From an optimization exercise on the open Yosys and OpenROAD flow, aimed at small area; shortcuts taken in it are not production practice. Function was checked by simulation only, so behaviour that the tests miss may differ from the original. Some runs may be left out. An edit can pass the tests and still lose a function that they never use. Power is estimated from default activity; no workload was simulated.

File: flow/config.mk
export PLATFORM = sky130hd
export DESIGN_NAME = main
export DESIGN_NICKNAME = main
export VERILOG_FILES = /design/flow/design.v
export SDC_FILE = /design/flow/constraint.sdc
export NUM_CORES = 4
export LEC_CHECK = 0
export CAP_MARGIN = 20
export CORE_MARGIN = 2
export CORE_UTILIZATION = 40
export SLEW_MARGIN = 20
File: flow/constraint.sdc
create_clock -name core_clock -period 10.0 [get_ports {clk}]
set_input_delay 2.0000 -clock core_clock [delete_from_list [all_inputs] [get_ports {clk}]]
set_output_delay 2.0000 -clock core_clock [all_outputs]
set_load 0.01 [all_outputs]
File: flow/design.v
`timescale 1ns / 1ps
module main
    (
        input clk,
        input rst_n,
        input BTNU,
        output LED16_B,
        output [15:0] led,
        output [7:0] AN,
        output [7:0] SEG
    );
    reg       s0, s1;
    reg [5:0] deb;           
    reg       press;
    wire deb_end  = &deb;
    wire rise     = s0 & ~s1;
    wire [5:0] deb_step = {deb[4:0], deb[5] ^ deb[4]};
    always @(posedge clk) begin
        if (!rst_n) begin
            s0 <= 0; s1 <= 0; deb <= 0; press <= 0;
        end else begin
            s0 <= BTNU;
            s1 <= s0;
            press <= deb_end & s0;
            if (rise)         deb <= 6'b001111;
            else if (deb_end) deb <= 0;
            else              deb <= deb_step;
        end
    end
    reg [15:0] count;
    always @(posedge clk) begin
        if (!rst_n)     count <= 0;
        else if (press) count <= count + 1'b1;
    end
    reg [7:0]  conv;         
    reg        dirty;        
    reg [2:0]  since;        
    reg [2:0]  delta;        
    reg        wrap;         
    reg [15:0] disp;         
    wire idle     = ~|conv;
    wire capture  = idle & dirty;
    wire done     = &conv;
    wire [7:0] conv_step = {conv[6:0], conv[7] ^ conv[5] ^ conv[4] ^ conv[3]};
    wire [2:0] since_p = since + press;
    always @(posedge clk) begin
        if (!rst_n) begin
            conv  <= 0;
            dirty <= 1;
            since <= 0;
        end else begin
            dirty <= press | (dirty & ~capture);
            if (capture) begin
                conv  <= 8'b00011111;
                since <= 0;
            end else begin
                conv  <= done ? 8'd0 : conv_step;
                since <= since_p;
            end
        end
    end
    always @(posedge clk) begin
        if (capture) begin
            delta <= since_p;
            wrap  <= (count < since) | (press & &count);
        end
    end
    wire [4:0] s_0   = disp[3:0] + delta;
    wire       c_0   = s_0 >= 10;
    wire [3:0] n_0   = c_0 ? s_0 - 4'd10 : s_0[3:0];
    wire       c_1   = c_0 & (disp[7:4] == 9);
    wire [3:0] n_1   = c_0 ? (c_1 ? 4'd0 : disp[7:4] + 1'b1) : disp[7:4];
    wire       c_2   = c_1 & (disp[11:8] == 9);
    wire [3:0] n_2   = c_1 ? (c_2 ? 4'd0 : disp[11:8] + 1'b1) : disp[11:8];
    wire       c_3   = c_2 & (disp[15:12] == 9);
    wire [3:0] n_3   = c_2 ? (c_3 ? 4'd0 : disp[15:12] + 1'b1) : disp[15:12];
    wire [3:0] w_0   = s_0[3:0] - 4'd6;
    always @(posedge clk) begin
        if (!rst_n)     disp <= 0;
        else if (done)  disp <= wrap ? {12'd0, w_0} : {n_3, n_2, n_1, n_0};
    end
    reg [4:0] scan;          
    reg       started;
    reg [3:0] digit;
    wire step = &scan[2:0];
    always @(posedge clk) begin
        if (!rst_n) begin
            scan    <= 5'd28;
            started <= 0;
            digit   <= 4'hF;
        end else begin
            scan <= scan + 1'b1;
            if (step) begin
                started <= 1;
                case (scan[4:3])
                    2'd3: digit <= disp[3:0];
                    2'd0: digit <= disp[7:4];
                    2'd1: digit <= disp[11:8];
                    2'd2: digit <= disp[15:12];
                endcase
            end
        end
    end
    reg [6:0] seg;
    always @(*) begin
        case (digit)
            0       : seg = 7'b0111111;
            1       : seg = 7'b0000110;
            2       : seg = 7'b1011011;
            3       : seg = 7'b1001111;
            4       : seg = 7'b1100110;
            5       : seg = 7'b1101101;
            6       : seg = 7'b1111101;
            7       : seg = 7'b0000111;
            8       : seg = 7'b1111111;
            9       : seg = 7'b1100111;
            default : seg = 7'b0000000;
        endcase
    end
    assign SEG     = {1'b1, ~seg};
    assign AN      = {4'hF, ~(started & scan[4:3] == 2'd3), ~(started & scan[4:3] == 2'd2),
                            ~(started & scan[4:3] == 2'd1), ~(started & scan[4:3] == 2'd0)};
    assign LED16_B = BTNU;
    assign led     = count;
endmodule
File: flow/run.sh
#!/bin/bash
# synth_recipe.tcl (not shown) runs the flow's synth.tcl, then flattens the netlist and writes it again
# the make line also repeats each setting of config.mk as NAME=value (left out here)
make -C /OpenROAD-flow-scripts/flow DESIGN_CONFIG=/design/flow/config.mk WORK_HOME=/design/flow/orfs CLKGATE_MAP_FILE= SYNTH_SCRIPT=/design/flow/synth_recipe.tcl finish
run_1/final_congestion.png
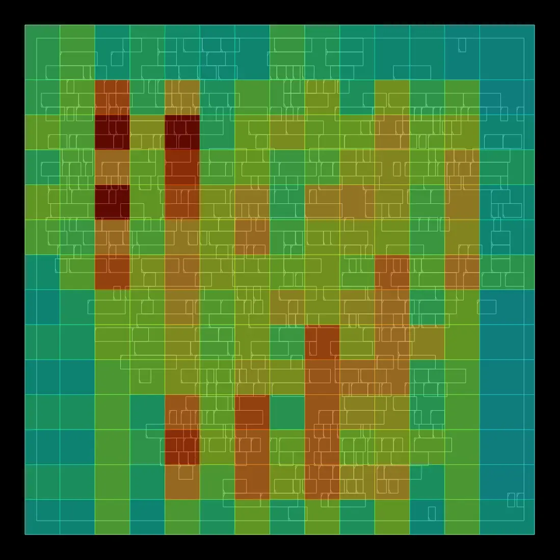
GR Util met2: 25.25%
met3 usage: 2.913%
overall routing resource usage: 15.43%
most utilized layer in the global route result: met2
post-layout util: 46.86%

run_1/registers.png
The bar under the picture is 20 µm long. Other sequential cells in the stronger gray, the rest of the logic in the fainter gray.
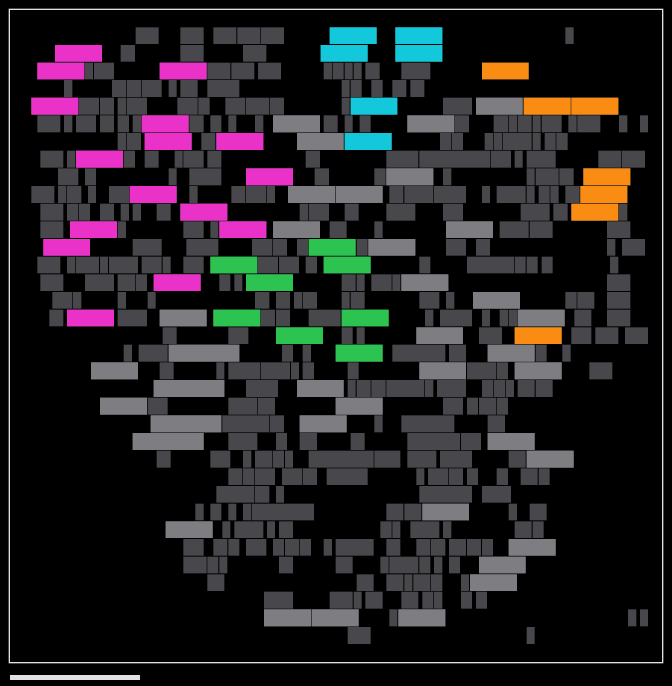
- cyan: deb (placed flops 6; where top center)
- magenta: count (placed flops 16; where upper left)
- orange: seg (placed flops 7; where upper right)
- green: conv (placed flops 8; where center)
- not colored: 37

run_1/gate_families.png
The bar under the picture is 20 µm long.
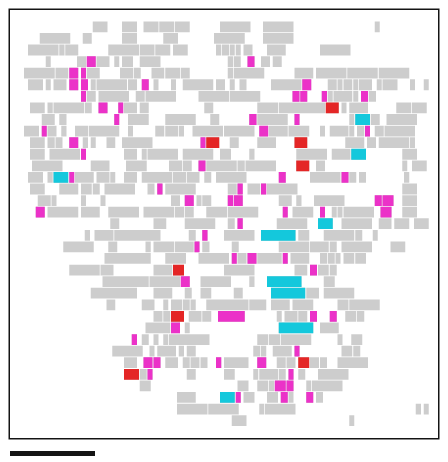
- magenta: NAND gates (cells 65)
- red: AND-OR and OR-AND gates (cells 8)
- cyan: multiplexers (cells 9)
fraction of area in multi-input gates: 46.59%
commonest non-fill, non-tap cell in the layout: dfxtp_1
Finished Layout Cells: 544

-- run 1: path summary, 6_finish.rpt --
kind,slack [ns],to
min reg2reg,0.46,scan[0]
min,0.46,scan[0]
max reg2reg,7.35,disp[5]
max,5.00,LED16_B
-- run 1: flip-flops by register name, indices dropped and copies added, names as in the netlist --
signal and count:
count 16, scan 5, s1 1, press 1, digit 4, delta 3, s0 1, seg 7
since 3, deb 6, started 1, wrap 1, disp 16, dirty 1, conv 8
-- run 1: cell type report --
cell class	instances	area [µm²]
clock buffers	10	137.6
clock inverters	6	72.57
fillers	878	4863
inverters	28	105.1
multi-input cells	283	1998
flip-flops and latches	74	1521
well taps	111	138.9
repair buffers	32	315.3
-- run 1: Yosys cell counts, types with 2 or more instances --
master     n  area (µm²)
dfxtp_1   70        1401
nand2_1   28       105.1
a211o_1    4       35.03
xor2_1    15       131.4
mux2i_1    5       50.05
nand3_1   18       90.09
and3b_1    2       17.52
or3_1      4       25.02
buf_6      2       22.52
o21ai_0   13       65.06
edfxtp_1   4       120.1
a31oi_1    3       18.77
nor3_1     5       25.02
nand3b_1   3       22.52
nand4_1    9       56.30
ha_1      25       312.8
clkbuf_1  13       48.80
a21boi_0   2       15.01
and2_1     8       50.05
inv_1     26       97.59
xnor2_1    7       61.31
nor2b_1    5       31.28
a21oi_1   21       105.1
nor4_1     5       31.28
or4_1      5       37.54
nand2b_1   6       37.54
o22ai_1    5       31.28
nor2_1    35       131.4
buf_4      6       45.04
o31ai_1    9       67.56
o211ai_1   2       15.01
and3_1    12       75.07
mux4_2     4       90.09
-- run 1: per-layer routing --
| layer | vias up | track usage (%) |
|---|---|---|
| li1 | 1471 | - |
| met1 | 1348 | 20.09 |
| met2 | 52 | 25.25 |
| met3 | 11 | 2.913 |
| met4 | 0 | 6.322 |
| met5 | - | 0 |
-- run 1: placed cells by master (no fill, tap or decap), types with 4 or more instances in the layout --
| cell | netlist | routed |
|---|---|---|
| nor2_1 | 35 | 35 |
| conb_1 | 1 | 5 |
| dfxtp_1 | 70 | 70 |
| inv_1 | 26 | 26 |
| nand4_1 | 9 | 9 |
| nand3_1 | 18 | 18 |
| xor2_1 | 15 | 15 |
| o21ai_0 | 13 | 13 |
| o22ai_1 | 5 | 5 |
| a211o_1 | 4 | 4 |
| and3_1 | 12 | 12 |
| edfxtp_1 | 4 | 4 |
| xnor2_1 | 7 | 7 |
| nor4_1 | 5 | 5 |
| and2_1 | 8 | 8 |
| o31ai_1 | 9 | 9 |
| mux2i_1 | 5 | 5 |
| clkbuf_8 | 0 | 10 |
| or4_1 | 5 | 5 |
| or3_1 | 4 | 4 |
| nand2b_1 | 6 | 6 |
| mux4_2 | 4 | 4 |
| a21oi_1 | 21 | 21 |
| clkdlybuf4s50_1 | 0 | 30 |
| nor2b_1 | 5 | 5 |
| nor3_1 | 5 | 5 |
| nand2_1 | 28 | 28 |
| ha_1 | 25 | 25 |
-- run 1: cell families (layout without fill, tap and decap cells) --
kind of cell,count (synthesis),count (layout),share of synthesized area [%]
AO/OA/AOI/OAI,71,71,13.90
XOR/XNOR,23,23,5.608
adder cells (fa/ha/maj),26,26,8.932
buffers and inverters,49,76,5.943
flip-flops,74,74,40.83
multiplexers,9,9,3.761
other,1,5,0.1006
AND/OR/NAND/NOR,149,149,20.92
-- run 1: power by group through the flow --
stage | registers (mW) | logic [mW] | clock network (mW)
2_1_floorplan | 0.345 | 0.110 | 0
3_3_place_gp | 0.355 | 0.126 | 0
3_5_place_dp | 0.355 | 0.130 | 0
4_1_cts | 0.348 | 0.131 | 0.252
5_1_grt | 0.353 | 0.147 | 0.264
6_report | 0.349 | 0.130 | 0.246
==> summary.md, run 1 <==
| Metric | Value |
|---|---|
| Logic pwr share | 17.9% |
| Run status | finished clean |
| Total grt overflow | 0 |
| Critical Path AT | 3.00 ns |
| Post_cts resized | 0 |
| Initial antenna violation count | 0 |
| Htree depth | 3 |
| Row count | 35 |
| Fin crit period | 5.004 ns |
| Synth Instances | 402 |
| Hold_sp | scan[0] |
| Synth unique cells | 54 |
| Gp weighted congestion | 0.8169 |
| DP Wirelength | 5.202 mm |
| WHS Path Cells | 1 |
| Pre-CTS WS | 4.988 ns |
| Worst Path Buf+Inv | 2 |
| WS Path Type | primary input to primary output |
| Clock Path Buffers | 2 |
| CTS buffer count | 9 |
| Metal3 WL | 195 µm |
| Starting Density | 40.71% |
| Slew @ Worst Pin | 0.6222 ns |
| Final Max Tran Viols | 0 |
| DR vias | 2882 |
| Clk pin slew, worst setup/hold paths | 0.08 ns |
| Max IR drop VDD | 79.34 µV |
| Max-cap check violation count | 0 |
| Vias in the first global route | 2606 |
| Mapped Area | 3726 µm² |
| Sequential area share after synthesis | 40.83% |
| Worst path required time | 8.00 ns |
| RSZ-0062 raised after global routing | no |
| Rel. slew slack | 58.27% |
| Clock Latency Late Sink | 0.35 ns |
| # setup viols final | 0 |
| Vias/cell | 5.298 |
| Type of element launching the critical path | primary input |
| Cell Area, Placed | 4079 µm² |
| Final non-filler cell area | 4289 µm² |
| Die height | 100.5 µm |
| Critical Path Most Common Cell | clkdlybuf4s50_1 |
| Routed len/inst | 13.60 µm |
| Initial DRC Count | 90 |
| DRC Markers | 0 |
| Reg-to-Reg Start | delta[0] |
| Root Driver | clkbuf_8 |
| Initial DRT Pass Iterations | 4 |
| Static leakage | 1.645 nW |
| Sequential share of power | 48.1% |
| Final period util | 50.04% |
| CP Depth | 2 |
| Top cell family by delay on the critical path | buffers and inverters |
| DIE AREA | 10100 µm² |
| Post-layout power | 0.7244 mW |
| Largest net degree at the start of global routing | 28 |
| Net load switching power | 0.2232 mW |
| Fmax achieved | 199.9 MHz |
| Worst min-delay path category | register to register |
| Clock tree from TritonCTS | done |
| CP Capture Type | primary output |
| Internal | 0.5012 mW |
| Met1 WL | 3.667 mm |
| Reg2reg path depth | 8 |
| Slowest stage delay, CP | 0.53 ns |
| Worst-path cell chain | clkdlybuf4s50_1 > clkdlybuf4s50_1 |
| Syn Area/Cell | 9.269 µm² |
| Final WS setup | 4.996 ns |
| Hold WS | 0.4632 ns |
| Die X-Extent | 100.5 µm |
| CP Max Fanout | 2 |
| Num Clock Sinks | 74 |
| Clk pwr share | 33.9% |
| Setup bufs post-CTS | 0 |
| Pwr Density | 168.9 nW/µm² |
| P&R area growth vs syn | 15.11% |
| Nets@finish | 457 |
| Cts hold-fix bufs | 0 |
| Layout cells sized above 1 | 7.852% |
| Slowest cell on the critical path | clkdlybuf4s50_1 |
| Routed wire length | 7.399 mm |
| Sw Ratio | 30.81% |
| EDFF count, synth | 4 |
| Final Skew | 0.01324 ns |
| Top_reg_cell synth | dfxtp_1 |
| I/O pins | 36 |
| Ys Warns | 1 |
| WL met2 | 3.404 mm |
| Asr flop ratio synth | 0% |
| Core area | 9153 µm² |
| Global-route wire length before repair | 12.38 mm |
| Placed cells | 528 |
| ANT nets after route | 0 |
| Seq cells post-synth | 74 |
| IO buf count | 30 |
==> run 2, diff against run 1 <==
--- a/flow/design.v
+++ b/flow/design.v
@@ -30,5 +30,6 @@
     reg [15:0] count;
+    wire [15:0] count_n = count + press;
     always @(posedge clk) begin
         if (!rst_n)     count <= 0;
-        else if (press) count <= count + 1'b1;
+        else            count <= count_n;
     end
@@ -38,3 +39,3 @@
     reg [2:0]  delta;        
-    reg        wrap;         
+    reg        is_small;        
     reg [15:0] disp;         
@@ -61,21 +62,28 @@
     end
+    wire count_small = ~|count_n[15:3];
     always @(posedge clk) begin
         if (capture) begin
-            delta <= since_p;
-            wrap  <= (count < since) | (press & &count);
+            is_small <= count_small;
+            delta <= count_small ? count_n[2:0] : since_p;
         end
     end
-    wire [4:0] s_0   = disp[3:0] + delta;
-    wire       c_0   = s_0 >= 10;
-    wire [3:0] n_0   = c_0 ? s_0 - 4'd10 : s_0[3:0];
-    wire       c_1   = c_0 & (disp[7:4] == 9);
-    wire [3:0] n_1   = c_0 ? (c_1 ? 4'd0 : disp[7:4] + 1'b1) : disp[7:4];
-    wire       c_2   = c_1 & (disp[11:8] == 9);
-    wire [3:0] n_2   = c_1 ? (c_2 ? 4'd0 : disp[11:8] + 1'b1) : disp[11:8];
-    wire       c_3   = c_2 & (disp[15:12] == 9);
-    wire [3:0] n_3   = c_2 ? (c_3 ? 4'd0 : disp[15:12] + 1'b1) : disp[15:12];
-    wire [3:0] w_0   = s_0[3:0] - 4'd6;
+    wire [3:0] b_0   = is_small ? 4'd0 : disp[3:0];
+    wire [3:0] s_0   = b_0 + delta;                      
+    wire       c_0   = s_0[3] & (s_0[2] | s_0[1]);       
+    wire [3:0] n_0   = c_0 ? {2'b00, s_0[2], s_0[0]} : s_0;
+    wire       k_1   = done & c_0;                       
+    wire       k_2   = k_1 & disp[4] & disp[7];          
+    wire       k_3   = k_2 & disp[8] & disp[11];
+    wire       k_4   = k_3 & disp[12] & disp[15];
+    function [3:0] bcd_inc(input [3:0] d, input k, input kout);
+        bcd_inc = {d[3] ^ ((k & d[2] & d[1] & d[0]) | kout), d[2] ^ (k & d[1] & d[0]),
+                   d[1] ^ (k & d[0] & ~d[3]), d[0] ^ k};
+    endfunction
+    wire clr = ~rst_n | (done & is_small);
     always @(posedge clk) begin
-        if (!rst_n)     disp <= 0;
-        else if (done)  disp <= wrap ? {12'd0, w_0} : {n_3, n_2, n_1, n_0};
+        if (!rst_n)     disp[3:0] <= 0;
+        else if (done)  disp[3:0] <= n_0;
+        if (clr)        disp[15:4] <= 0;
+        else            disp[15:4] <= {bcd_inc(disp[15:12], k_3, k_4), bcd_inc(disp[11:8], k_2, k_3),
+                                       bcd_inc(disp[7:4], k_1, k_2)};
     end
@@ -103,19 +111,12 @@
     end
-    reg [6:0] seg;
-    always @(*) begin
-        case (digit)
-            0       : seg = 7'b0111111;
-            1       : seg = 7'b0000110;
-            2       : seg = 7'b1011011;
-            3       : seg = 7'b1001111;
-            4       : seg = 7'b1100110;
-            5       : seg = 7'b1101101;
-            6       : seg = 7'b1111101;
-            7       : seg = 7'b0000111;
-            8       : seg = 7'b1111111;
-            9       : seg = 7'b1100111;
-            default : seg = 7'b0000000;
-        endcase
-    end
-    assign SEG     = {1'b1, ~seg};
+    wire d0 = digit[0], d1 = digit[1], d2 = digit[2], d3 = digit[3];
+    wire [6:0] seg_off;
+    assign seg_off[0] = (d2 & ~d1 & ~d0) | (d3 & d1) | (~d3 & ~d2 & ~d1 & d0);
+    assign seg_off[1] = (d2 & (d1 ^ d0)) | (d3 & d1);
+    assign seg_off[2] = (~d2 & d1 & ~d0) | (d3 & d1);
+    assign seg_off[3] = (~d2 & ~d1 & d0) | (d2 & ~d1 & ~d0) | (d2 & d1 & d0);
+    assign seg_off[4] = d0 | (d2 & ~d1);
+    assign seg_off[5] = (d1 & d0) | (~d2 & d1) | (~d3 & ~d2 & d0);
+    assign seg_off[6] = (d2 & d1 & d0) | (~d3 & ~d2 & ~d1);
+    assign SEG     = {1'b1, seg_off};
     assign AN      = {4'hF, ~(started & scan[4:3] == 2'd3), ~(started & scan[4:3] == 2'd2),
run_2/registers.png
The bar under the picture is 20 µm long. Other sequential cells in the stronger gray, the rest of the logic in the fainter gray.
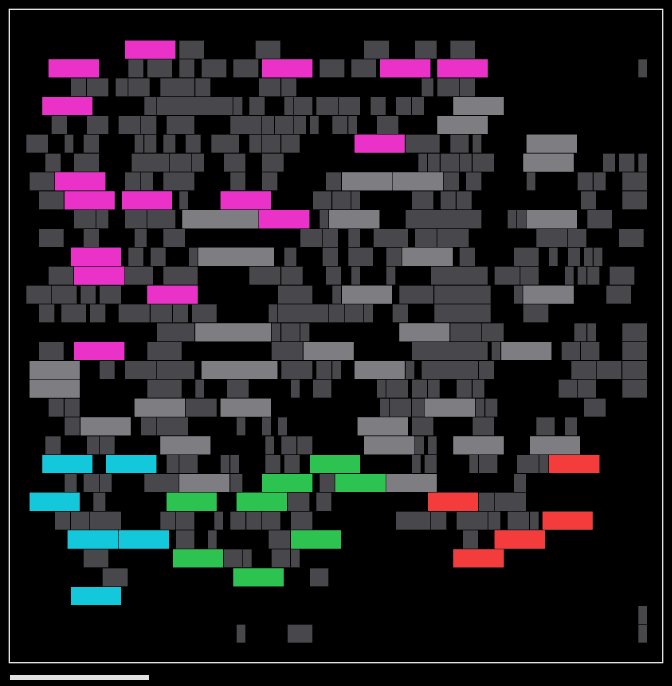
- magenta: count (placed flops 16)
- cyan: deb (placed flops 6; where lower left)
- green: conv (placed flops 8; where bottom center)
- red: scan (placed flops 5; where lower right)
- not colored: 32

run_2/met2.png
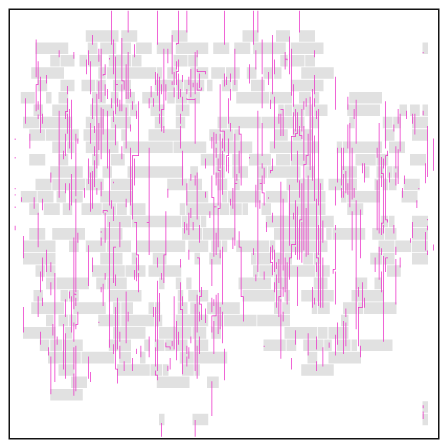
- nets with wire on the layer: 312
- main direction: vertical

run_2/final_congestion.png
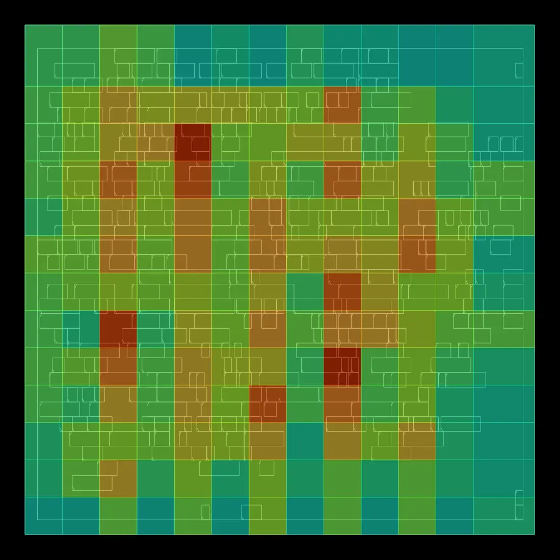
routed len/inst: 12.10 µm
met1 Use GR: 18.34%

run_2/pins.png
Pins as bars across the die edge, other pins in gray.
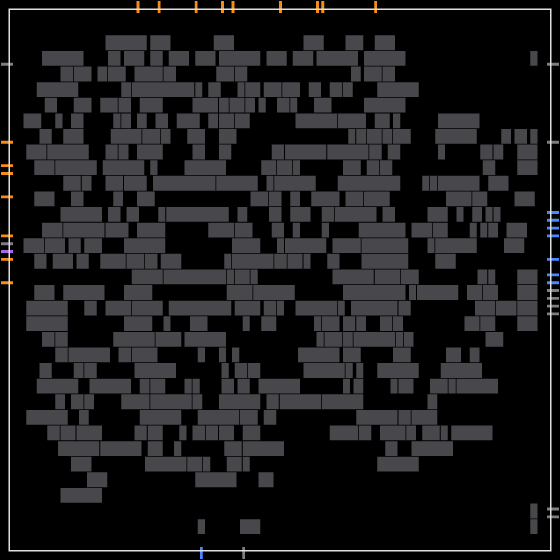
- blue: SEG (pins 8; direction output; edge 7 right, 1 bottom)
- orange: led (pins 16; direction output; edge 9 top, 7 left)
- purple: BTNU (pins 1; direction input; edge left)
- all pins by edge: 15 right, 10 left, 9 top, 2 bottom

==> run 2 against run 1 <==
Compared with the run above: register-to-register slack lost 0.37 ns; die area is 12% lower; wire length is 23% lower; via count shrank 19%; clock power up 13%; clock-buffer cell count is the same.
==> summary.md, run 2 <==
| Metric | Value |
|---|---|
| Num Clock Sinks | 67 (was 74) |
| Core area | 7807 µm² (was 9153 µm²) |
| Starting Density | 41.60% (was 40.71%) |
| Run status | finished clean (unchanged) |
| Worst Path Buf+Inv | 2 (unchanged) |
| Seq cells post-synth | 67 (was 74) |
| Slew @ Worst Pin | 0.5109 ns (was 0.6222 ns) |
| Layout cells sized above 1 | 7.629% (was 7.852%) |
| CP Max Fanout | 2 (unchanged) |
| Cell Area, Placed | 3577 µm² (was 4079 µm²) |
| Post-layout power | 0.6633 mW (was 0.7244 mW) |
| Post-synthesis mux area share | 6.009% (was 3.761%) |
| Clock tree from TritonCTS | done (unchanged) |
| Max layer used | met4 (unchanged) |
| Commonest non-fill, non-tap cells in the layout | 63 x dfxtp_1, 30 x clkdlybuf4s50_1, 28 x nand2_1 (was 70 x dfxtp_1, 35 x nor2_1, 30 x clkdlybuf4s50_1) |
| Cts hold-fix bufs | 0 (unchanged) |
| Worst path required time | 8.00 ns (about the same) |
| Synth top area share | 38.83% (was 37.61%) |
| Syn Area/Cell | 9.581 µm² (was 9.269 µm²) |
| Global-route wire length before repair | 10.20 mm (was 12.38 mm) |
| Slowest cell on the critical path | clkdlybuf4s50_1 (unchanged) |
| Final non-filler cell area | 3827 µm² (was 4289 µm²) |
| Worst-path cell chain | clkdlybuf4s50_1 > clkdlybuf4s50_1 (unchanged) |
| DP Wirelength | 3.977 mm (was 5.202 mm) |
| Die X-Extent | 94.11 µm (was 100.5 µm) |
| Row count | 32 (was 35) |
| DRC Markers | 0 (unchanged) |
| Hold_sp | scan[0] (unchanged) |
| I/O pins | 36 (unchanged) |
| Synth unique cells | 49 (was 54) |
| Final period util | 49.94% (was 50.04%) |
| CP Capture Type | primary output (unchanged) |
| Overall routing resource usage | 14.71% (was 15.43%) |
| IO buf count | 30 (unchanged) |
| Max IR drop VDD | 86.35 µV (was 79.34 µV) |
| Vias in the first global route | 2232 (was 2606) |
| Reg2reg path depth | 14 (was 8) |
| Fmax achieved | 200.2 MHz (was 199.9 MHz) |
| Worst min-delay path category | register to register (unchanged) |
| Post_cts resized | 0 (unchanged) |
| # setup viols final | 0 (unchanged) |
| Critical Path Most Common Cell | clkdlybuf4s50_1 (unchanged) |
| Commonest non-fill, non-tap cell in the layout | dfxtp_1 (unchanged) |
| Top-count cell post-synth | dfxtp_1 (unchanged) |
| Gp weighted congestion | 0.7854 (was 0.8169) |
| WL met2 | 2.596 mm (was 3.404 mm) |
| Top_reg_cell synth | dfxtp_1 (unchanged) |
| DIE AREA | 8857 µm² (was 10100 µm²) |
| Final Max Tran Viols | 0 (unchanged) |
| Htree depth | 3 (unchanged) |
| Simple-gate share of the synthesized area | 24.96% (was 20.92%) |
| Clock Path Buffers | 2 (unchanged) |
| Metal3 WL | 152 µm (was 195 µm) |
| EDFF count, synth | 4 (unchanged) |
| P&R area growth vs syn | 17.84% (was 15.11%) |
| Slowest stage delay, CP | 0.53 ns (about the same) |
| Sequential area share after synthesis | 42.53% (was 40.83%) |
| Synth Instances | 339 (was 402) |
| Initial DRT Pass Iterations | 4 (unchanged) |
| CP Depth | 2 (unchanged) |
| Post-Synth XOR/XNOR Area | 8.629% (was 5.608%) |
| Main combinational cell family by area after synthesis | simple AND/OR/NAND/NOR gates (unchanged) |
| ANT nets after route | 0 (unchanged) |
| Max-cap check violation count | 0 (unchanged) |
| CTS buffer count | 9 (unchanged) |
| Top cells by area, synth | dfxtp_1 39%, ha_1 5.0%, xnor2_1 4.6%, and2_1 4.4%, xor2_1 4.0% (was dfxtp_1 38%, ha_1 8.4%, nor2_1 3.5%, xor2_1 3.5%, edfxtp_1 3.2%) |
| Top cell family by delay on the critical path | buffers and inverters (unchanged) |
| Nets@finish | 379 (was 457) |
| Die height | 94.11 µm (was 100.5 µm) |
| Clock Latency Late Sink | 0.35 ns (about the same) |
| Clk pin slew, worst setup/hold paths | 0.08 ns (about the same) |
| Critical Path Sink | LED16_B (unchanged) |
| Met1 WL | 2.783 mm (was 3.667 mm) |
| Post-synthesis adder-cell area fraction | 5.624% (was 8.932%) |
| Final Skew | 0.01047 ns (was 0.01324 ns) |
| WS Path Type | primary input to primary output (unchanged) |
| Setup crit start | BTNU (unchanged) |
| RSZ-0062 raised after global routing | no (unchanged) |
| Ys Warns | 1 (unchanged) |
| Post-synthesis compound-gate area fraction | 7.589% (was 13.90%) |
| Static leakage | 1.528 nW (was 1.645 nW) |
| Total grt overflow | 0 (unchanged) |
| DR vias | 2322 (was 2882) |
| Top cells by count, synth | 63 x dfxtp_1, 28 x nand2_1, 23 x and2_1 (was 70 x dfxtp_1, 35 x nor2_1, 28 x nand2_1) |
| Initial antenna violation count | 0 (unchanged) |
| Type of element launching the critical path | primary input (unchanged) |
| Vias/cell | 4.951 (was 5.298) |
| Largest net degree at the start of global routing | 51 (was 28) |
## run 2: changes by cell type in the layout (fill, tap and decap cells not counted), moves of 7 or more
cell and change:
inv_1 -19, nor2_1 -17, and2_1 +15, a21oi_1 -12, ha_1 -12, o21ai_0 -11
xnor2_1 +10, nor2b_1 +9, a21boi_1 +7, dfxtp_1 -7, o31ai_1 -7
## run 2: kinds of logic (layout without fill, tap and decap cells)
logic type / count (synthesis) / count (layout)
xor gates and xnor gates: 32 / 32
and+or+nand+nor: 146 / 146
DFF: 67 / 67
other: 1 / 5
adders and majority gates: 14 / 14
buffers and inverters: 30 / 54
AOI/OAI and AO/OA: 36 / 36
muxes: 13 / 13
## run 2: area by class of cell
cell class | count | area [µm²]
Clock buffer | 10 | 137.6
Clock inverter | 6 | 112.6
Fill cell | 761 | 3980
Inverter | 7 | 26.28
Multi-Input combinational cell | 246 | 1734
Sequential cell | 67 | 1381
Tap cell | 102 | 127.6
Timing Repair Buffer | 31 | 307.8
## run 2: metal layers
layer / up-vias / global-route usage, %
li1: 1197 / -
met3: 11 / 3.210
met4: 0 / 7.971
met5: - / 0
met2: 38 / 23.63
met1: 1076 / 18.34
## run 2: worst min-delay path by stage
stage	endpoint	slack (ns)	cells after the start
2_1_floorplan	scan[0]	0.42	1
3_3_place_gp	scan[0]	0.44	1
3_5_place_dp	scan[0]	0.44	1
4_1_cts	scan[0]	0.46	1
5_1_grt	scan[0]	0.48	1
6_report	scan[0]	0.45	1
## run 2: stage by stage
| step | setup slack [ns] | hold WS [ns] | utilization [%] | std cells |
|---|---|---|---|---|
| 6_report | 5.006 | 0.4495 | 49.02 | 469 |
| 5_1_grt | 4.984 | 0.4758 | 49.02 | 469 |
| 4_1_cts | 5.000 | 0.4570 | 49.02 | 469 |
| 3_5_place_dp | 4.999 | 0.4433 | 45.82 | 453 |
| 3_3_place_gp | 4.996 | 0.4352 | 45.82 | 453 |
| 2_1_floorplan | 5.881 | 0.4208 | - | 343 |
## run 2: power breakdown
part,leakage [nW],internal (mW),switching [mW]
logic,0.855,0.0338,0.0424
clock network,0.126,0.173,0.105
registers,0.547,0.293,0.0161
==> run 3, diff against run 2 <==
==> flow/flow/run.sh (new file) <==
#!/bin/bash
# Standard ORFS flow with area-oriented settings:
#  - port buffers made from the smallest buffer cell
#  - buffers inserted by ABC removed (repair_design re-buffers where needed)
#  - clock tree without dummy loads, clustered into few large buffers
#  - non-critical gates downsized after global routing
export BUFFER_PORTS_ARGS="-buffer_cell sky130_fd_sc_hd__buf_1"
export REMOVE_ABC_BUFFERS=1
export RECOVER_POWER=100
export CTS_ARGS="-sink_clustering_enable -repair_clock_nets -dont_use_dummy_load -sink_clustering_size 100 -sink_clustering_max_diameter 500 -buf_list sky130_fd_sc_hd__clkbuf_16"
bash standard.sh > standard.log 2>&1
==> flow/standard.sh (new file) <==
#!/bin/bash
# synth_recipe.tcl (not shown) runs the flow's synth.tcl, then flattens the netlist and writes it again
# the make line also repeats each setting of config.mk as NAME=value (left out here)
make -C /OpenROAD-flow-scripts/flow DESIGN_CONFIG=/design/flow/config.mk WORK_HOME=/design/flow/orfs CLKGATE_MAP_FILE= SYNTH_SCRIPT=/design/flow/synth_recipe.tcl "${@:-finish}"
removed: flow/run.sh
run_3/registers.png
The bar under the picture is 20 µm long. Other sequential cells in the stronger gray, the rest of the logic in the fainter gray.
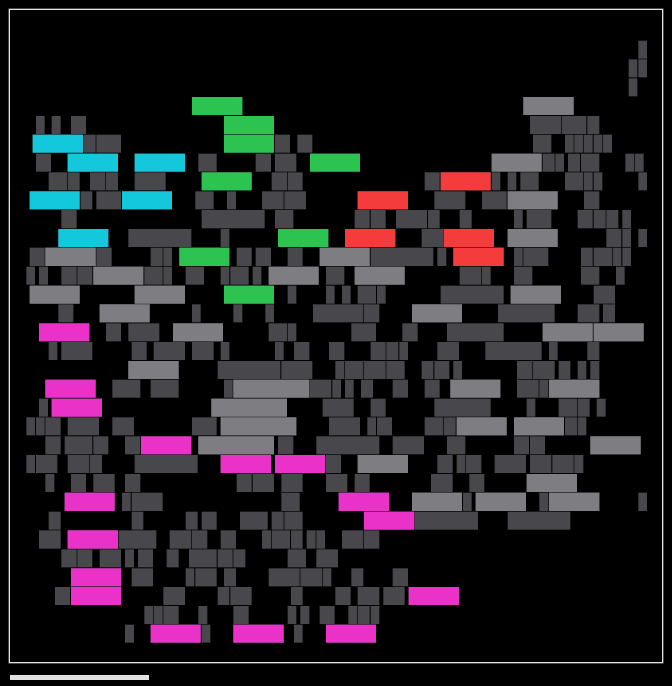
- red: scan (placed flops 5)
- cyan: deb (placed flops 6; where upper left)
- magenta: count (placed flops 16)
- green: conv (placed flops 8)
Seq area share: 38.36%
P_seq: 0.310 mW
post-layout util: 46.12%
Reg area: 1381 µm²

run_3/final_congestion.png
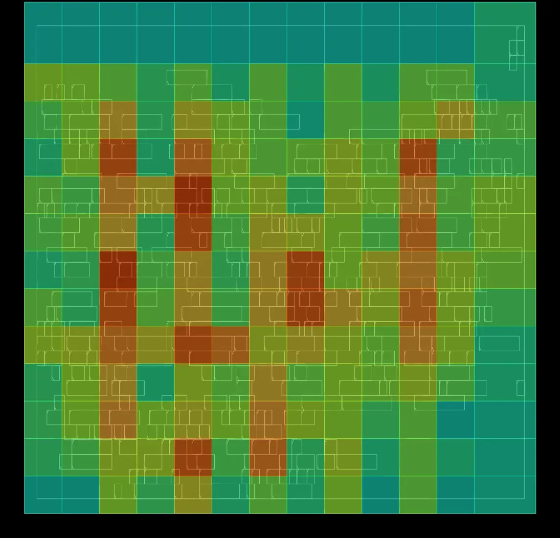
met1 Use GR: 18.36%
routed len/inst: 11.98 µm
met3 usage: 4.334%
GR Util met2: 22.68%

run_3/gate_families.png
The bar under the picture is 20 µm long.
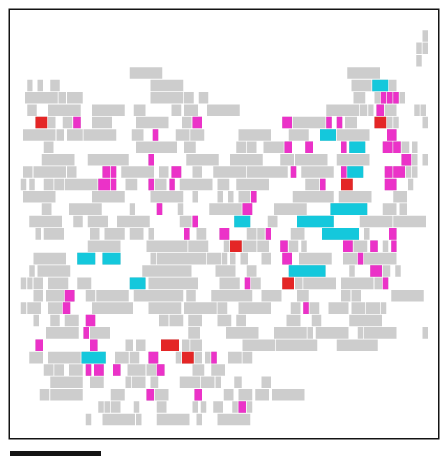
- magenta: NAND gates (cells 64)
- red: AND-OR and OR-AND gates (cells 7)
- cyan: multiplexers (cells 13)
Finished Layout Cells: 462
fraction of area in multi-input gates: 47.88%

run_3/met2.png
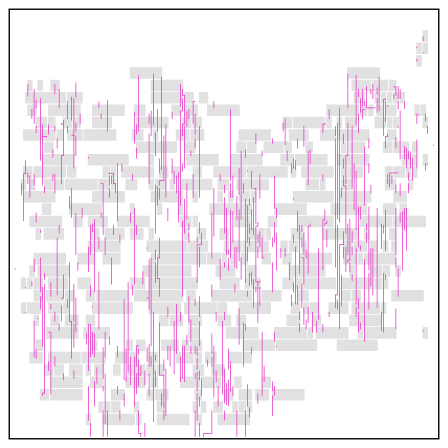
- nets with wire on the layer: 321
- share of all routed wire: 44%
- wire length on this layer: 2420 µm
routed wire length: 5.533 mm
DR vias: 2313

==> run 3 against run 2 <==
Compared with the run above: the layout now fails its checks (max-capacitance violations, max-slew violations); hold slack worse by 0.0020 ns; global-route usage shrank 0.23 points; via count decreased by 0.39%; flip-flop and latch count unchanged; synthesized area is the same; synthesized cell count unchanged; wire length is 2.5% lower; cell count shrank 1.5%; combinational power down 8.1%; die area did not move; fmax rose by 18%; critical path type unchanged.
==> summary.md, run 3 <==
| Metric | Value |
|---|---|
| Mapped Area | 3248 µm² (unchanged) |
| Row count | 32 (unchanged) |
| Cts hold-fix bufs | 0 (unchanged) |
| Initial DRT Pass Iterations | 4 (unchanged) |
| Clock Path Buffers | 2 (unchanged) |
| Commonest non-fill, non-tap cells in the layout | 63 x dfxtp_1, 30 x buf_1, 28 x nand2_1 (was 63 x dfxtp_1, 30 x clkdlybuf4s50_1, 28 x nand2_1) |
| Slowest cell on the critical path | buf_1 (was clkdlybuf4s50_1) |
| Top_reg_cell synth | dfxtp_1 (unchanged) |
| CP Max Fanout | 2 (unchanged) |
| Critical Path Most Common Cell | buf_1 (was clkdlybuf4s50_1) |
| CP Capture Type | primary output (unchanged) |
| Die height | 94.11 µm (unchanged) |
| Setup bufs post-CTS | 0 (unchanged) |
| Num Clock Sinks | 67 (unchanged) |
| WS Path Type | primary input to primary output (unchanged) |
| Htree depth | 3 (unchanged) |
| Final Max Tran Viols | 51 (was 0) |
| Hold WS | 0.4476 ns (was 0.4495 ns) |
| Seq cells post-synth | 67 (unchanged) |
| Sequential area share after synthesis | 42.53% (unchanged) |
| DIE AREA | 8857 µm² (unchanged) |
| Area leader, netlist | dfxtp_1 (unchanged) |
| Asr flop ratio synth | 0% (unchanged) |
| Root Driver | clkbuf_16 (was clkbuf_8) |
| IO buf count | 30 (unchanged) |
| Clock Latency Late Sink | 0.32 ns (was 0.35 ns) |
| DRC Markers | 0 (unchanged) |
| Largest net degree at the start of global routing | 51 (unchanged) |
| Final period util | 42.27% (was 49.94%) |
| Final WS setup | 5.773 ns (was 5.006 ns) |
| Post_cts resized | 0 (unchanged) |
| EDFF count, synth | 4 (unchanged) |
| Fmax achieved | 236.6 MHz (was 200.2 MHz) |
| Top cells by area, synth | dfxtp_1 39%, ha_1 5.0%, xnor2_1 4.6%, and2_1 4.4%, xor2_1 4.0% (unchanged) |
| Vias/cell | 5.006 (was 4.951) |
| Ys Warns | 1 (unchanged) |
| Simple-gate share of the synthesized area | 24.96% (unchanged) |
| Die X-Extent | 94.11 µm (unchanged) |
| Critical Path AT | 2.23 ns (was 2.99 ns) |
| Max IR drop VDD | 126.8 µV (was 86.35 µV) |
| Worst-path cell chain | buf_1 > buf_1 (was clkdlybuf4s50_1 > clkdlybuf4s50_1) |
| Multi-input gate area | 1724 µm² (was 1734 µm²) |
| Fail Reasons | max-capacitance violations, max-slew violations |
| Final Skew | 0.01500 ns (was 0.01047 ns) |
| Top cell family by delay on the critical path | buffers and inverters (unchanged) |
| Top cells by count, synth | 63 x dfxtp_1, 28 x nand2_1, 23 x and2_1 (unchanged) |
| Post-synthesis mux area share | 6.009% (unchanged) |
| Synth unique cells | 49 (unchanged) |
| Gp weighted congestion | 0.7591 (was 0.7854) |
| P&R area growth vs syn | 10.86% (was 17.84%) |
| Commonest non-fill, non-tap cell in the layout | dfxtp_1 (unchanged) |
| Nets@finish | 379 (unchanged) |
| Run status | failed layout checks (was finished clean) |
| DP Wirelength | 3.921 mm (was 3.977 mm) |
| ANT nets after route | 0 (unchanged) |
| Max-cap check violation count | 1 (was 0) |
| I/O pins | 36 (unchanged) |
| Main combinational cell family by area after synthesis | simple AND/OR/NAND/NOR gates (unchanged) |
| Type of element launching the critical path | primary input (unchanged) |
| Post-synthesis adder-cell area fraction | 5.624% (unchanged) |
| Total grt overflow | 0 (unchanged) |
| Worst min-delay path category | register to register (unchanged) |
| Syn Area/Cell | 9.581 µm² (unchanged) |
| Leading registers by flop count | count (16), disp (16), conv (8) (unchanged) |
| Pre-CTS WS | 5.771 ns (was 4.999 ns) |
| Top-count cell post-synth | dfxtp_1 (unchanged) |
| Overall routing resource usage | 14.48% (was 14.71%) |
| RSZ-0062 raised after global routing | no (unchanged) |
## run 3: path summary, 6_finish.rpt
| check | depth (start not counted) | to | start |
|---|---|---|---|
| worst max-delay path | 2 | LED16_B | BTNU |
| worst max register to register | 14 | disp[13] | is_small |
| worst min-delay path | 1 | scan[0] | scan[0] |
| worst min register to register | 1 | scan[0] | scan[0] |
## run 3: area by class of cell
cell class	instances	area share, %
timing repair buffer	31	3.231
tap	102	3.544
sequential	67	38.36
multi-input combinational	246	47.88
inverter	7	0.7297
clock buffer	9	6.254
## run 3: cell families (layout without fill, tap and decap cells)
kind of cell,count (synthesis),count (layout)
AOI/OAI and AO/OA,36,36
xor gates and xnor gates,32,32
adders and majority gates,14,14
buffers and inverters,30,47
DFF,67,67
muxes,13,13
other,1,5
and+or+nand+nor,146,146
## run 3: routing by layer
| metal | track usage (%) | part of all wire (%) | vias to the layer above |
|---|---|---|---|
| met1 | 18.36 | 50 | 1072 |
| met2 | 22.68 | 44 | 40 |
| met5 | 0 | 0 | - |
| met3 | 4.334 | 4.1 | 9 |
| li1 | - | - | 1192 |
| met4 | 6.522 | 1.6 | 0 |
## run 3: stage by stage
| stage | utilization (%) | total power [mW] | instance area [µm²] | instances |
|---|---|---|---|---|
| 2_1_floorplan | - | 0.3677 | 3142 | 320 |
| 3_3_place_gp | 43.41 | 0.3863 | 3390 | 453 |
| 3_5_place_dp | 43.41 | 0.3896 | 3390 | 453 |
| 4_1_cts | 46.30 | 0.6438 | 3615 | 462 |
| 5_1_grt | 46.12 | 0.6663 | 3601 | 462 |
| 6_report | 46.12 | 0.6308 | 3601 | 462 |
## run 3: power by group
group	internal, mW	leakage [nW]	switching [mW]
Clock	0.157	0.111	0.0936
Combinational	0.0280	0.762	0.0420
Sequential	0.294	0.547	0.0161
Total	0.479	1.42	0.152

==> port drivers added, routing unchanged <==
In the flow no input, the clock included, has a driving cell. The finished layouts below were timed again as built, in two steps.
Step 1 sets driving cells, clkbuf_16 on the clock port and buf_2 on the other inputs (assumed; they add their load-dependent delay and slew).
Step 2 times the ports against the registers' clock, not the clock port: input delays grow and output delays shrink by t, the midpoint of the rising clock arrivals with the driver on.
Slacks: no drivers / after step 1 / after step 2; pairs: no drivers / after step 1.
run | shift t [ns] | setup WS [ns] | cell pins on the clock port's net
run 1 | 0.376 | 4.996 / 4.971 / 4.971 | 1
run 2 | 0.371 | 5.006 / 4.984 / 4.984 | 1
run 3 | 0.352 | 5.773 / 5.750 / 5.456 | 1
For run 3, which loses most, drivers alone change the setup slack by -0.023 ns; drivers and shift together by -0.317 ns.
